This design comes from an exercise in tuning for a short achievable clock period and few clock cycles on the open sky130 flow, not from production work.
Where RTL was checked, it was by simulation tests only, not by an equivalence proof against the original.
The series may have gaps, and a smaller design here may also do less where the tests do not look.
Function not checked in run 2: the RTL went through the layout flow alone.
Power is estimated from default activity; no workload was simulated.

==> design.v <==
module alu(
	input  [31:0] a, b,
	input  [4:0]  shamt,
	input         sel_add, sel_sub, sel_and, sel_or, sel_sll, sel_sra,
	output [31:0] sum,           
	output [31:0] result,
	output        overflow       
);
	wire [31:0] diff = a - b;
	assign sum = a + b;
	wire [31:0] shl = a << shamt;
	wire signed [31:0] a_s = a;
	wire [31:0] shr = a_s >>> shamt;
	assign result = ({32{sel_add}} & sum)
	              | ({32{sel_sub}} & diff)
	              | ({32{sel_and}} & (a & b))
	              | ({32{sel_or}}  & (a | b))
	              | ({32{sel_sll}} & shl)
	              | ({32{sel_sra}} & shr);
	wire ovf_add = (a[31] == b[31]) & (sum[31] != a[31]);
	wire ovf_sub = (a[31] != b[31]) & (diff[31] != a[31]);
	assign overflow = sel_sub ? ovf_sub : ovf_add;
endmodule
module controlSignals(
	input  [31:0] ir,
	output        wr,         
	output        is_lw,
	output        is_sw,
	output        ovfable,    
	output        use_imm,
	output        use_rt,
	output        sel_add, sel_sub, sel_and, sel_or, sel_sll, sel_sra
);
	wire [4:0] op    = ir[31:27];
	wire [4:0] aluop = ir[6:2];
	wire is_r    = (op == 5'b00000);
	wire is_addi = (op == 5'b00101);
	assign is_sw = (op == 5'b00111);
	assign is_lw = (op == 5'b01000);
	wire r_add = is_r & (aluop == 5'd0);
	wire r_sub = is_r & (aluop == 5'd1);
	wire r_and = is_r & (aluop == 5'd2);
	wire r_or  = is_r & (aluop == 5'd3);
	wire r_sll = is_r & (aluop == 5'd4);
	wire r_sra = is_r & (aluop == 5'd5);
	assign wr      = is_r | is_addi | is_lw;
	assign ovfable = r_add | r_sub | is_addi | is_lw;
	assign use_imm = is_addi | is_lw | is_sw;
	assign use_rt  = is_r & ~r_sll & ~r_sra;
	assign sel_sub = r_sub;
	assign sel_and = r_and;
	assign sel_or  = r_or;
	assign sel_sll = r_sll;
	assign sel_sra = r_sra;
	assign sel_add = ~(r_sub | r_and | r_or | r_sll | r_sra);
endmodule
module pc(
	input             clk,
	input             rst,
	input             stall,
	input      [31:0] q_imem,
	output reg [11:0] addr,
	output reg [31:0] ir
);
	always @(posedge clk or posedge rst) begin
		if (rst) begin
			addr <= 12'b0;
			ir   <= 32'b0;
		end else if (!stall) begin
			addr <= addr + 12'b1;
			ir   <= q_imem;
		end
	end
endmodule
module regfile(
	input         clock,
	input         reset,
	input  [4:0]  wr_addr,       
	input  [31:0] wr_data,
	input  [4:0]  rd_addr0, rd_addr1, rd_addr2,
	output [31:0] rd_data0, rd_data1, rd_data2
);
	reg [31:0] registers [1:31];
	reg [31:1] valid;
	always @(posedge clock or posedge reset) begin
		if (reset)
			valid <= 31'd0;
		else if (wr_addr != 5'd0)
			valid[wr_addr] <= 1'b1;
	end
	always @(posedge clock) begin
		if (wr_addr != 5'd0)
			registers[wr_addr] <= wr_data;
	end
	wire [31:0] v = {valid, 1'b0};
	assign rd_data0 = v[rd_addr0] ? registers[rd_addr0] : 32'd0;
	assign rd_data1 = v[rd_addr1] ? registers[rd_addr1] : 32'd0;
	assign rd_data2 = v[rd_addr2] ? registers[rd_addr2] : 32'd0;
endmodule
module processor(
	input         clock,
	input         reset,
	output [11:0] address_imem,
	input  [31:0] q_imem,
	output reg [11:0] address_dmem,
	output reg [31:0] data,
	output reg        wren,
	input  [31:0] q_dmem
);
	wire        stall;
	wire [31:0] ir;
	pc my_pc(.clk(clock), .rst(reset), .stall(stall), .q_imem(q_imem),
		.addr(address_imem), .ir(ir));
	wire [4:0] d_rd = ir[26:22];
	wire [4:0] d_rs = ir[21:17];
	wire [4:0] d_rt = ir[16:12];
	wire [31:0] d_imm = {{15{ir[16]}}, ir[16:0]};
	wire d_wr, d_lw, d_sw, d_ovfable, d_use_imm, d_use_rt;
	wire d_add, d_sub, d_and, d_or, d_sll, d_sra;
	controlSignals my_control(.ir(ir), .wr(d_wr), .is_lw(d_lw), .is_sw(d_sw),
		.ovfable(d_ovfable), .use_imm(d_use_imm), .use_rt(d_use_rt),
		.sel_add(d_add), .sel_sub(d_sub), .sel_and(d_and), .sel_or(d_or),
		.sel_sll(d_sll), .sel_sra(d_sra));
	reg [31:0] e_a, e_b, e_std;
	reg [4:0]  e_rd, e_sh;
	reg        e_aluwr;    
	reg        e_lwwr;     
	reg        e_ovfable, e_sw;
	reg        e_add, e_sub, e_and, e_or, e_sll, e_sra;
	reg [4:0]  m_dest;     
	reg [31:0] m_val;
	reg        m_lwpend;   
	reg [4:0]  w_dest;
	reg [31:0] w_val;
	wire [31:0] rf_rs, rf_rt, rf_rd;
	regfile my_regfile(.clock(clock), .reset(reset), .wr_addr(w_dest), .wr_data(w_val),
		.rd_addr0(d_rs), .rd_addr1(d_rt), .rd_addr2(d_rd),
		.rd_data0(rf_rs), .rd_data1(rf_rt), .rd_data2(rf_rd));
	wire [31:0] e_sum, e_res;
	wire        e_ovf_raw;
	alu my_alu(.a(e_a), .b(e_b), .shamt(e_sh),
		.sel_add(e_add), .sel_sub(e_sub), .sel_and(e_and), .sel_or(e_or),
		.sel_sll(e_sll), .sel_sra(e_sra),
		.sum(e_sum), .result(e_res), .overflow(e_ovf_raw));
	wire e_ovf = e_ovfable & e_ovf_raw;
	wire [31:0] m_fwd = m_lwpend ? q_dmem : (m_ovf ? 32'd1 : m_val);
	function [31:0] older;
		input [4:0]  r;
		input [31:0] rf;
		input [4:0]  md;
		input [31:0] mf;
		input [4:0]  wd;
		input [31:0] wv;
		begin
			if (r == 5'd0)
				older = 32'd0;
			else if (md == r)
				older = mf;
			else if (wd == r)
				older = wv;
			else
				older = rf;
		end
	endfunction
	wire [31:0] o_rs = older(d_rs, rf_rs, m_dest, m_fwd, w_dest, w_val);
	wire [31:0] o_rt = older(d_rt, rf_rt, m_dest, m_fwd, w_dest, w_val);
	wire [31:0] o_rd = older(d_rd, rf_rd, m_dest, m_fwd, w_dest, w_val);
	reg        poison;
	reg [31:0] e_a_alt, e_b_alt;
	wire hit_rs = e_aluwr & (e_rd == d_rs);
	wire hit_rt = e_aluwr & (e_rd == d_rt);
	wire is30_rs = (d_rs == 5'd30);
	wire is30_rt = (d_rt == 5'd30);
	assign stall = poison | (e_lwwr & ((e_rd == d_rs) | (d_use_rt & (e_rd == d_rt))));
	wire dep_e = hit_rs | is30_rs | (d_use_rt & (hit_rt | is30_rt));
	wire        fwd_rs = hit_rs & ~poison;
	wire        fwd_rt = hit_rt & ~poison & ~d_use_imm;
	wire [31:0] oth_rs = poison ? e_a_alt : o_rs;
	wire [31:0] oth_rt = poison ? e_b_alt : (d_use_imm ? d_imm : o_rt);
	wire std_hit = (m_dest == e_rd) & (e_rd != 5'd0);
	wire [31:0] std_now = std_hit ? m_fwd : e_std;
	always @(posedge clock) begin
		e_a     <= fwd_rs ? e_res : oth_rs;
		e_b     <= fwd_rt ? e_res : oth_rt;
		e_a_alt <= is30_rs ? 32'd1 : o_rs;
		e_b_alt <= d_use_imm ? d_imm : (is30_rt ? 32'd1 : o_rt);
		e_std   <= poison ? std_now : o_rd;
		if (!poison) begin
			e_rd  <= d_rd;
			e_sh  <= ir[11:7];
		end
	end
	always @(posedge clock or posedge reset) begin
		if (reset) begin
			poison <= 1'b0;
			e_aluwr <= 1'b0; e_lwwr <= 1'b0; e_ovfable <= 1'b0; e_sw <= 1'b0;
			e_add <= 1'b0; e_sub <= 1'b0; e_and <= 1'b0; e_or <= 1'b0;
			e_sll <= 1'b0; e_sra <= 1'b0;
		end else if (poison) begin
			poison <= 1'b0;      
		end else if (stall) begin
			e_aluwr <= 1'b0; e_lwwr <= 1'b0; e_ovfable <= 1'b0; e_sw <= 1'b0;
			e_add <= 1'b0; e_sub <= 1'b0; e_and <= 1'b0; e_or <= 1'b0;
			e_sll <= 1'b0; e_sra <= 1'b0;
		end else begin
			poison    <= e_ovf & dep_e;
			e_aluwr   <= d_wr & ~d_lw & (d_rd != 5'd0);
			e_lwwr    <= d_lw & (d_rd != 5'd0);
			e_ovfable <= d_ovfable;
			e_sw      <= d_sw;
			e_add <= d_add; e_sub <= d_sub; e_and <= d_and; e_or <= d_or;
			e_sll <= d_sll; e_sra <= d_sra;
		end
	end
	reg m_ovf;
	always @(posedge clock) begin
		address_dmem <= e_sum[11:0];
		data <= std_now;
		m_val <= e_res;
		w_val <= m_fwd;
	end
	always @(posedge clock or posedge reset) begin
		if (reset) begin
			wren <= 1'b0;
			m_dest <= 5'd0;
			m_lwpend <= 1'b0;
			m_ovf <= 1'b0;
			w_dest <= 5'd0;
		end else begin
			wren <= e_sw & ~poison;
			m_dest <= poison ? 5'd0 : (e_ovf ? 5'd30 : ((e_aluwr | e_lwwr) ? e_rd : 5'd0));
			m_lwpend <= e_lwwr & ~e_ovf & ~poison;
			m_ovf <= e_ovf & ~poison;
			w_dest <= m_dest;
		end
	end
endmodule
module core(
    input         clock,
    input         reset,
    output [11:0] address_imem,
    input  [31:0] q_imem,
    output [11:0] address_dmem,
    output [31:0] data,
    output        wren,
    input  [31:0] q_dmem
);
    processor my_processor(
        .clock(clock),
        .reset(reset),
        .address_imem(address_imem),
        .q_imem(q_imem),
        .address_dmem(address_dmem),
        .data(data),
        .wren(wren),
        .q_dmem(q_dmem)
    );
endmodule
==> flow/run.sh <==
#!/bin/bash
set -euo pipefail
bash standard.sh SETUP_SLACK_MARGIN=${MARGIN:-8} MATCH_CELL_FOOTPRINT=0 SKIP_INCREMENTAL_REPAIR=0 finish > standard.log 2>&1
==> standard.sh <==
#!/bin/bash
# synth_recipe.tcl (not shown) runs the flow's synth.tcl, then flattens the netlist and writes it again
# the make line also repeats each setting of config.mk as NAME=value (left out here)
make -C /OpenROAD-flow-scripts/flow DESIGN_CONFIG=/design/flow/config.mk WORK_HOME=/design/flow/orfs CLKGATE_MAP_FILE= SYNTH_SCRIPT=/design/flow/synth_recipe.tcl "${@:-finish}"
==> config.mk <==
export PLATFORM = sky130hd
export DESIGN_NAME = core
export DESIGN_NICKNAME = core
export VERILOG_FILES = /design/flow/design.v
export SDC_FILE = /design/flow/constraint.sdc
export NUM_CORES = 4
export LEC_CHECK = 0
export ABC_CLOCK_PERIOD_IN_PS = 2500
export CAP_MARGIN = 20
export CORE_MARGIN = 2
export CORE_UTILIZATION = 40
export SLEW_MARGIN = 20
==> constraint.sdc <==
create_clock -name core_clock -period 11.0 [get_ports {clock}]
set_input_delay 2.2000 -clock core_clock [delete_from_list [all_inputs] [get_ports {clock}]]
set_output_delay 2.2000 -clock core_clock [all_outputs]
set_load 0.01 [all_outputs]
**Run 1: PDN straps and rails**

The bar under the picture is 100 µm long. Pins as bars on the die edge. Tap cells in gray.
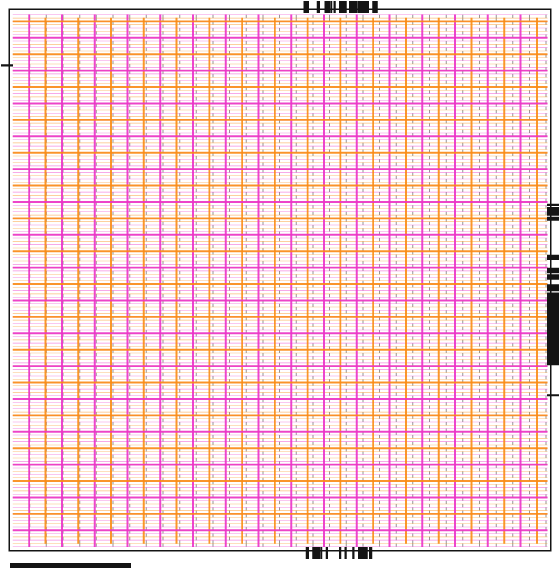
[orange] VDD
[magenta] VSS
tap cells: 2624
rows: 162
met4 straps: 32

**Run 1: placed cells, one color a class**

The bar under the picture is 100 µm long.
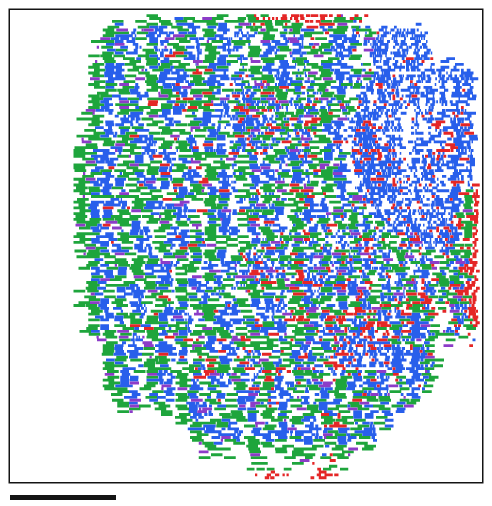
[purple] clock drivers and dummy loads | cells: 267
[blue] combinational and other logic | cells: 3738
[green] flops | cells: 1369
[red] other buffers and delay cells | cells: 683
final core occ: 49.4%
Seq/total area: 39.6%
Final Cell Area: 0.0965 mm²
row count: 162

==> key figures, run 1 <==
Drt
  – Final antenna-violating net count: 0
  – DR pass1 iterations: 5
  – DRT iter0 DRCs: 9961
  – Routed WL: 330000 µm

Placed design
  – I/O Buffers: 122
  – GPL Wtd Cong: 0.964

Worst setup path
  – Capture point of the worst path: address_imem[0]
  – CP bufs+invs: 1
  – Slowest Stage Delay on Critical Path: 0.41 ns
  – Worst R2R End: my_processor.e_a[9]$_DFF_P_
  – Levels on crit path: 1

Final layout
  – Max reg flops: 992
  – Reg with most FFs: my_processor.my_regfile.registers
  – Footprint of the multi-input gates: 0.0414 mm²
  – Clock buf count: 208
  – Non-clk invs: 167
  – Diode count: 4
  – Reg area: 0.0382 mm²
  – Commonest non-fill, non-tap cell in the layout: edfxtp_1
  – Largest area class, layout: multi-input gates
  – Final Net Count: 6115

Synth
  – Xor and xnor area share after synthesis: 1.14%
  – Async S/R FF share, synth: 7.23%
  – Synth cell types: 88
  – Synth Area in Adders: 1.77%
  – Compound-Gate Fraction of Synth Area: 10.7%

GRT
  – Global-route wire length before repair: 456000 µm
  – Grt total ovfl: 0

STA
  – Setup TNS: 0 ns
  – # setup viols final: 0
  – Achievable frequency: 281 MHz
  – Slew HR: 20.0%
  – Fin crit share: 32.4%

CTS
  – Clock sinks: 1369
  – Worst-path clk slew: 0.06 ns
  – H-tree Lvls: 4
  – Post_cts resized: 936

Run status
  – Status: no timing/DRC/antenna violations

Power and ir drop
  – Sw Share: 27.5%
  – Comb pwr share: 17.5%

Floorplan
  – Ports: 123
Testbench counts for the RTL of run 1, summed over its fixed seeds: cycles 19,745.
**Run 1: clock wires, drivers and flops**

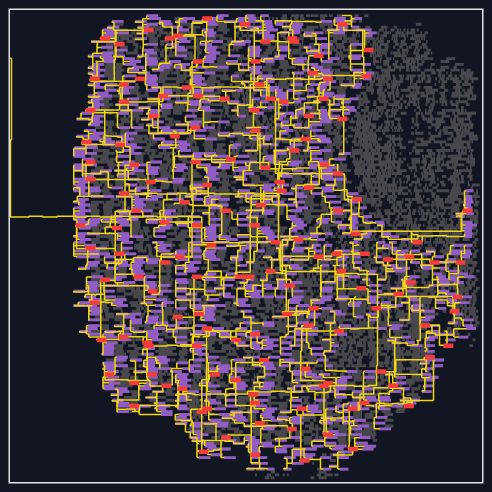
[yellow] clock wires | length: 17500 µm
[purple] flip-flops | count: 1369
[red] clock drivers | count: 147
routed clock nets: 148

-- run 1: power by group through the flow --
| stage | combinational, mW | sequential [mW] | clock [mW] |
|---|---|---|---|
| 2_1_floorplan | 1.13 | 5.95 | 0 |
| 6_report | 2.32 | 5.90 | 5.00 |
| 3_3_place_gp | 1.66 | 6.04 | 0 |
| 5_1_grt | 2.38 | 5.91 | 5.23 |
| 3_5_place_dp | 1.67 | 6.05 | 0 |
| 4_1_cts | 2.10 | 5.89 | 5.03 |
-- run 1: cell usage after synthesis (15+ instances only) --
master | number | share of area (%)
dfxtp_1 | 268 | 6.8
nand2_1 | 278 | 1.3
buf_6 | 19 | 0.27
a221oi_1 | 40 | 0.45
buf_4 | 35 | 0.33
xnor2_1 | 71 | 0.79
clkbuf_1 | 293 | 1.4
a22o_1 | 25 | 0.28
dfrtp_1 | 99 | 3.2
ha_1 | 108 | 1.7
o21ai_1 | 49 | 0.31
nand3_1 | 47 | 0.30
buf_2 | 102 | 0.65
buf_1 | 52 | 0.25
a221o_1 | 31 | 0.39
o22ai_1 | 51 | 0.41
nor3_1 | 56 | 0.36
and3_1 | 22 | 0.18
a22oi_1 | 47 | 0.45
nor2_1 | 292 | 1.4
xor2_1 | 31 | 0.35
mux4_2 | 833 | 24
o21ai_0 | 173 | 1.1
inv_1 | 161 | 0.77
o221ai_1 | 53 | 0.59
nand4_1 | 20 | 0.16
a211o_1 | 15 | 0.17
mux2i_1 | 298 | 3.8
o21bai_1 | 36 | 0.34
nor2b_1 | 22 | 0.18
nor4_1 | 32 | 0.25
a32o_1 | 34 | 0.43
edfxtp_1 | 1002 | 38
nand2b_1 | 33 | 0.26
a21o_1 | 38 | 0.36
a311oi_1 | 18 | 0.20
o31ai_1 | 21 | 0.20
a21oi_1 | 239 | 1.5
mux2_2 | 86 | 1.2
a211oi_1 | 156 | 1.5
and2_1 | 50 | 0.40
o211ai_1 | 39 | 0.37
a2bb2oi_1 | 20 | 0.22
-- run 1: per-layer routing --
layer | GRT usage (%) | wire, µm
met1 | 41.5 | 116000
met2 | 47.4 | 141000
met3 | 9.79 | 45200
met4 | 21.2 | 27600
met5 | 0 | 80
## Run 2: what changed since run 1
--- a/design.v
+++ b/design.v
@@ -144,10 +144,11 @@
 		.sum(e_sum), .result(e_res), .overflow(e_ovf_raw));
 	wire e_ovf = e_ovfable & e_ovf_raw;
-	wire [31:0] m_fwd = m_lwpend ? q_dmem : (m_ovf ? 32'd1 : m_val);
 	function [31:0] older;
 		input [4:0]  r;
 		input [31:0] rf;
 		input [4:0]  md;
-		input [31:0] mf;
+		input        mlw;
+		input [31:0] mv;
+		input [31:0] qd;
 		input [4:0]  wd;
 		input [31:0] wv;
@@ -156,5 +157,5 @@
 				older = 32'd0;
 			else if (md == r)
-				older = mf;
+				older = mlw ? qd : mv;
 			else if (wd == r)
 				older = wv;
@@ -163,40 +164,26 @@
 		end
 	endfunction
-	wire [31:0] o_rs = older(d_rs, rf_rs, m_dest, m_fwd, w_dest, w_val);
-	wire [31:0] o_rt = older(d_rt, rf_rt, m_dest, m_fwd, w_dest, w_val);
-	wire [31:0] o_rd = older(d_rd, rf_rd, m_dest, m_fwd, w_dest, w_val);
-	reg        poison;
-	reg [31:0] e_a_alt, e_b_alt;
+	wire [31:0] o_rs = older(d_rs, rf_rs, m_dest, m_lwpend, m_val, q_dmem, w_dest, w_val);
+	wire [31:0] o_rt = older(d_rt, rf_rt, m_dest, m_lwpend, m_val, q_dmem, w_dest, w_val);
+	wire [31:0] o_rd = older(d_rd, rf_rd, m_dest, m_lwpend, m_val, q_dmem, w_dest, w_val);
 	wire hit_rs = e_aluwr & (e_rd == d_rs);
 	wire hit_rt = e_aluwr & (e_rd == d_rt);
 	wire is30_rs = (d_rs == 5'd30);
 	wire is30_rt = (d_rt == 5'd30);
-	assign stall = poison | (e_lwwr & ((e_rd == d_rs) | (d_use_rt & (e_rd == d_rt))));
-	wire dep_e = hit_rs | is30_rs | (d_use_rt & (hit_rt | is30_rt));
-	wire        fwd_rs = hit_rs & ~poison;
-	wire        fwd_rt = hit_rt & ~poison & ~d_use_imm;
-	wire [31:0] oth_rs = poison ? e_a_alt : o_rs;
-	wire [31:0] oth_rt = poison ? e_b_alt : (d_use_imm ? d_imm : o_rt);
-	wire std_hit = (m_dest == e_rd) & (e_rd != 5'd0);
-	wire [31:0] std_now = std_hit ? m_fwd : e_std;
+	wire [31:0] f_rs = e_ovf ? (is30_rs ? 32'd1 : o_rs) : (hit_rs ? e_res : o_rs);
+	wire [31:0] f_rt = e_ovf ? (is30_rt ? 32'd1 : o_rt) : (hit_rt ? e_res : o_rt);
+	assign stall = e_lwwr & ((e_rd == d_rs) | (d_use_rt & (e_rd == d_rt)));
 	always @(posedge clock) begin
-		e_a     <= fwd_rs ? e_res : oth_rs;
-		e_b     <= fwd_rt ? e_res : oth_rt;
-		e_a_alt <= is30_rs ? 32'd1 : o_rs;
-		e_b_alt <= d_use_imm ? d_imm : (is30_rt ? 32'd1 : o_rt);
-		e_std   <= poison ? std_now : o_rd;
-		if (!poison) begin
-			e_rd  <= d_rd;
-			e_sh  <= ir[11:7];
-		end
+		e_a   <= f_rs;
+		e_b   <= d_use_imm ? d_imm : f_rt;
+		e_std <= o_rd;
+		e_rd  <= d_rd;
+		e_sh  <= ir[11:7];
 	end
 	always @(posedge clock or posedge reset) begin
 		if (reset) begin
-			poison <= 1'b0;
 			e_aluwr <= 1'b0; e_lwwr <= 1'b0; e_ovfable <= 1'b0; e_sw <= 1'b0;
 			e_add <= 1'b0; e_sub <= 1'b0; e_and <= 1'b0; e_or <= 1'b0;
 			e_sll <= 1'b0; e_sra <= 1'b0;
-		end else if (poison) begin
-			poison <= 1'b0;      
 		end else if (stall) begin
 			e_aluwr <= 1'b0; e_lwwr <= 1'b0; e_ovfable <= 1'b0; e_sw <= 1'b0;
@@ -204,5 +191,4 @@
 			e_sll <= 1'b0; e_sra <= 1'b0;
 		end else begin
-			poison    <= e_ovf & dep_e;
 			e_aluwr   <= d_wr & ~d_lw & (d_rd != 5'd0);
 			e_lwwr    <= d_lw & (d_rd != 5'd0);
@@ -213,10 +199,10 @@
 		end
 	end
-	reg m_ovf;
+	wire std_hit = (m_dest == e_rd) & (e_rd != 5'd0);
 	always @(posedge clock) begin
 		address_dmem <= e_sum[11:0];
-		data <= std_now;
-		m_val <= e_res;
-		w_val <= m_fwd;
+		data <= std_hit ? (m_lwpend ? q_dmem : m_val) : e_std;
+		m_val <= e_ovf ? 32'd1 : e_res;
+		w_val <= m_lwpend ? q_dmem : m_val;
 	end
 	always @(posedge clock or posedge reset) begin
@@ -225,11 +211,9 @@
 			m_dest <= 5'd0;
 			m_lwpend <= 1'b0;
-			m_ovf <= 1'b0;
 			w_dest <= 5'd0;
 		end else begin
-			wren <= e_sw & ~poison;
-			m_dest <= poison ? 5'd0 : (e_ovf ? 5'd30 : ((e_aluwr | e_lwwr) ? e_rd : 5'd0));
-			m_lwpend <= e_lwwr & ~e_ovf & ~poison;
-			m_ovf <= e_ovf & ~poison;
+			wren <= e_sw;
+			m_dest <= e_ovf ? 5'd30 : ((e_aluwr | e_lwwr) ? e_rd : 5'd0);
+			m_lwpend <= e_lwwr & ~e_ovf;
 			w_dest <= m_dest;
 		end
==> flow/run.sh (replaced) <==
#!/bin/bash
set -euo pipefail
bash standard.sh SETUP_SLACK_MARGIN=${MARGIN:-8} finish > standard.log 2>&1
**Run 2: finished layout with every layer on**

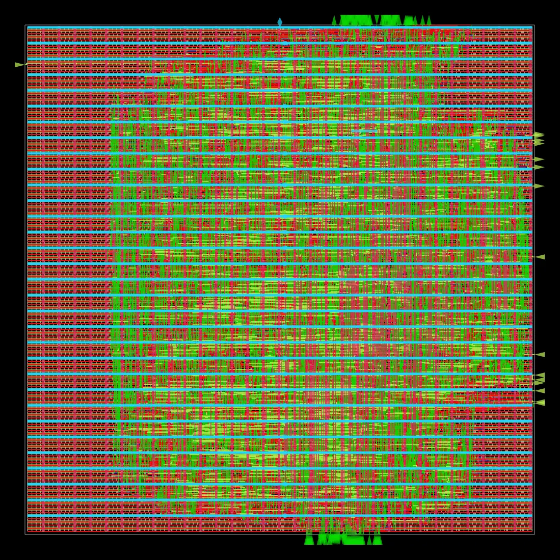
Final Cell Area: 0.0894 mm²
Non-Filler Instances: 8019
full die area: 0.194 mm²

**Run 2: signal wires by layer**

Only two layers are drawn.
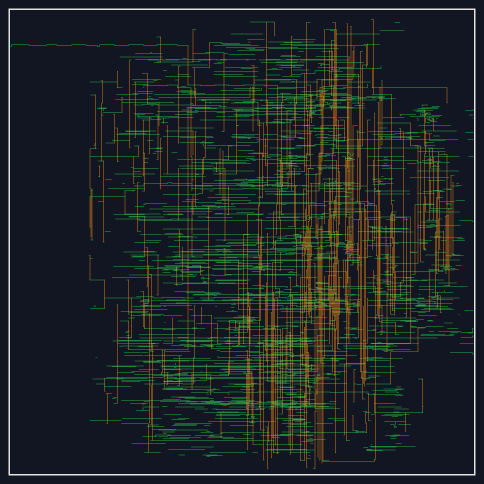
[green] metal 3 | wire length: 30.1 mm
[orange] metal 4 | wire length: 20.5 mm
total track usage: 29.5%
Vias: 54184
WL per Instance: 36.2 µm
Routed WL: 290000 µm

==> run 2 against run 1 <==
  * Clock-buffer cell count down 32
  * Sequential share of layout area up 1.5 points
  * Combinational power down 19%
  * Sequential power down 3%
  * Critical endpoint is now my_processor.e_b[16]$_DFF_P_
  * Cell count down 7.7%
  * Still clean on timing, DRC and antenna
  * Largest cell class unchanged
  * Fmax down 9.7%
  * Global-route usage down 2.8 points
  * Worst setup slack worse by 0.38 ns
  * Register-to-register slack worse by 0.45 ns
  * Clock power down 3%
  * Highest routed layer unchanged
  * Power down 5.8%
==> key figures, run 2 <==
Final layout
  – Commonest non-fill, non-tap cell in the layout: edfxtp_1
  – Max reg flops: 992
  – Reg with most FFs: my_processor.my_regfile.registers
  – Final Net Count: 5570
  – Footprint of the multi-input gates: 0.0392 mm²

Worst setup path
  – Slowest Stage Delay on Critical Path: 0.77 ns
  – Startpoint Class: flop
  – Crit path max-delay family: compound AO/OA/AOI/OAI gates
  – CP bufs+invs: 1

Synth
  – Commonest cells post-synth: edfxtp_1 (992), mux4_2 (887), nor2_1 (392), a21oi_1 (300), mux2i_1 (281)
  – Yosys top cell area share: 39.2%
  – Top cells by area, synth: edfxtp_1 (39%), mux4_2 (26%), dfxtp_1 (5.6%)
  – Async S/R FF share, synth: 7.44%
  – Dominant cell type by area after synthesis: edfxtp_1

Placed design
  – GPL Wtd Cong: 0.950
  – I/O Buffers: 122

STA
  – Slew HR: 20.6%
  – # setup viols final: 0
  – Achievable frequency: 254 MHz
  – Setup TNS: 0 ns
  – Unrepaired setup endpoints after global routing: true

Run status
  – Status: no timing/DRC/antenna violations

Drt
  – DR pass1 iterations: 6
  – Final antenna-violating net count: 0
  – DRT iter0 DRCs: 6898

GRT
  – Global-route wire length before repair: 402000 µm
  – Grt total ovfl: 0

CTS
  – Worst-path clk slew: 0.06 ns
  – Post_cts resized: 651
  – H-tree Lvls: 4

Floorplan
  – Ports: 123
[run 2: report_power, final]
| group | switching [mW] | internal (mW) | total, mW |
|---|---|---|---|
| logic | 1.05 | 0.832 | 1.88 |
| registers | 0.217 | 5.51 | 5.73 |
| clock network | 2.06 | 2.78 | 4.84 |
[run 2: final cells by class]
class,count,share of cell area (%)
clock buffers,176,4.33
clock inverters,80,0.843
flip-flops and latches,1303,41.1
well taps,2511,3.51
multi-input cells,3381,43.8
inverters,128,0.560
repair buffers,437,5.82
diodes,3,0.00840
[run 2: cells by family (layout without fill, tap and decap cells)]
family | Yosys count | after routing | share of synthesized area [%]
compound gates | 960 | 962 | 8.29
simple gates | 874 | 882 | 5.16
mux | 1331 | 1331 | 32.4
fa+ha+maj | 110 | 110 | 1.83
flops | 1303 | 1303 | 48.0
buf+inv | 569 | 821 | 3.21
xor+xnor | 96 | 96 | 1.11
other cells | 0 | 3 | 0
[run 2: final timing paths]
kind | startpoint | endpoint | slack [ns] | depth (start not counted)
max | my_processor.my_pc.ir[15]$_DFFE_PP0N_ | my_processor.e_b[16]$_DFF_P_ | 7.06 | 9
min | my_processor.e_sw$_DFF_PP0_ | my_processor.wren$_DFF_PP0_ | 0.35 | 0
max reg2reg | my_processor.my_pc.ir[15]$_DFFE_PP0N_ | my_processor.e_b[16]$_DFF_P_ | 7.06 | 9
min reg2reg | my_processor.e_sw$_DFF_PP0_ | my_processor.wren$_DFF_PP0_ | 0.35 | 0
max in group asynchronous | reset | my_processor.my_pc.addr[4]$_DFFE_PP0N_ | 8.22 | 4
min in group asynchronous | reset | my_processor.my_pc.ir[15]$_DFFE_PP0N_ | 1.84 | 3
[run 2: per-layer routing]
metal | wire length, µm | GRT usage (%) | vias to the layer above | share of wire, %
met5 | 20 | 0 | - | 0.0069
met4 | 20500 | 17.1 | 2 | 7.1
met3 | 30100 | 6.33 | 858 | 10
met2 | 136000 | 47.0 | 3643 | 47
met1 | 104000 | 37.2 | 28017 | 36
li1 | - | - | 21664 | -
[run 2: metrics by stage]
stage	hold slack [ns]	utilization [%]	worst slack (ns)	area (µm²)	instances
finish	0.354	47.2	7.06	89400	8019
global route	0.371	47.2	7.08	89400	8016
CTS	0.354	46.6	7.25	88400	7975
detailed placement	0.340	42.3	5.81	80200	7557
global placement	0.336	42.3	5.89	80200	7557
floorplan	0.331	-	7.65	76500	5243

separate check: timing with driven ports:
In the flow no input, the clock included, has a driving cell. The finished layouts below were timed again as built, in two steps.
Step 1 sets driving cells, clkbuf_16 on the clock port and buf_2 on the other inputs (assumed; they add their load-dependent delay and slew).
Step 2, shift: input delay + t, output delay - t, t = (earliest + latest rising clock arrival at the registers) / 2. This alone moves slack from input paths to output paths.
Slacks: ideal ports / drivers / drivers and shift; pairs: ideal ports / drivers.
run | t (ns) | slack for setup (ns) | latest minus earliest clock arrival (ns)
run 1 | 0.887 | 7.440 / 7.358 / 6.871 | 0.038 / 0.038
run 2 | 0.890 | 7.056 / 7.056 / 6.631 | 0.048 / 0.048
After both steps every run listed still meets setup and hold. The setup slack of run 1, which loses most, moves by -0.082 ns with the drivers and by -0.569 ns with both steps.
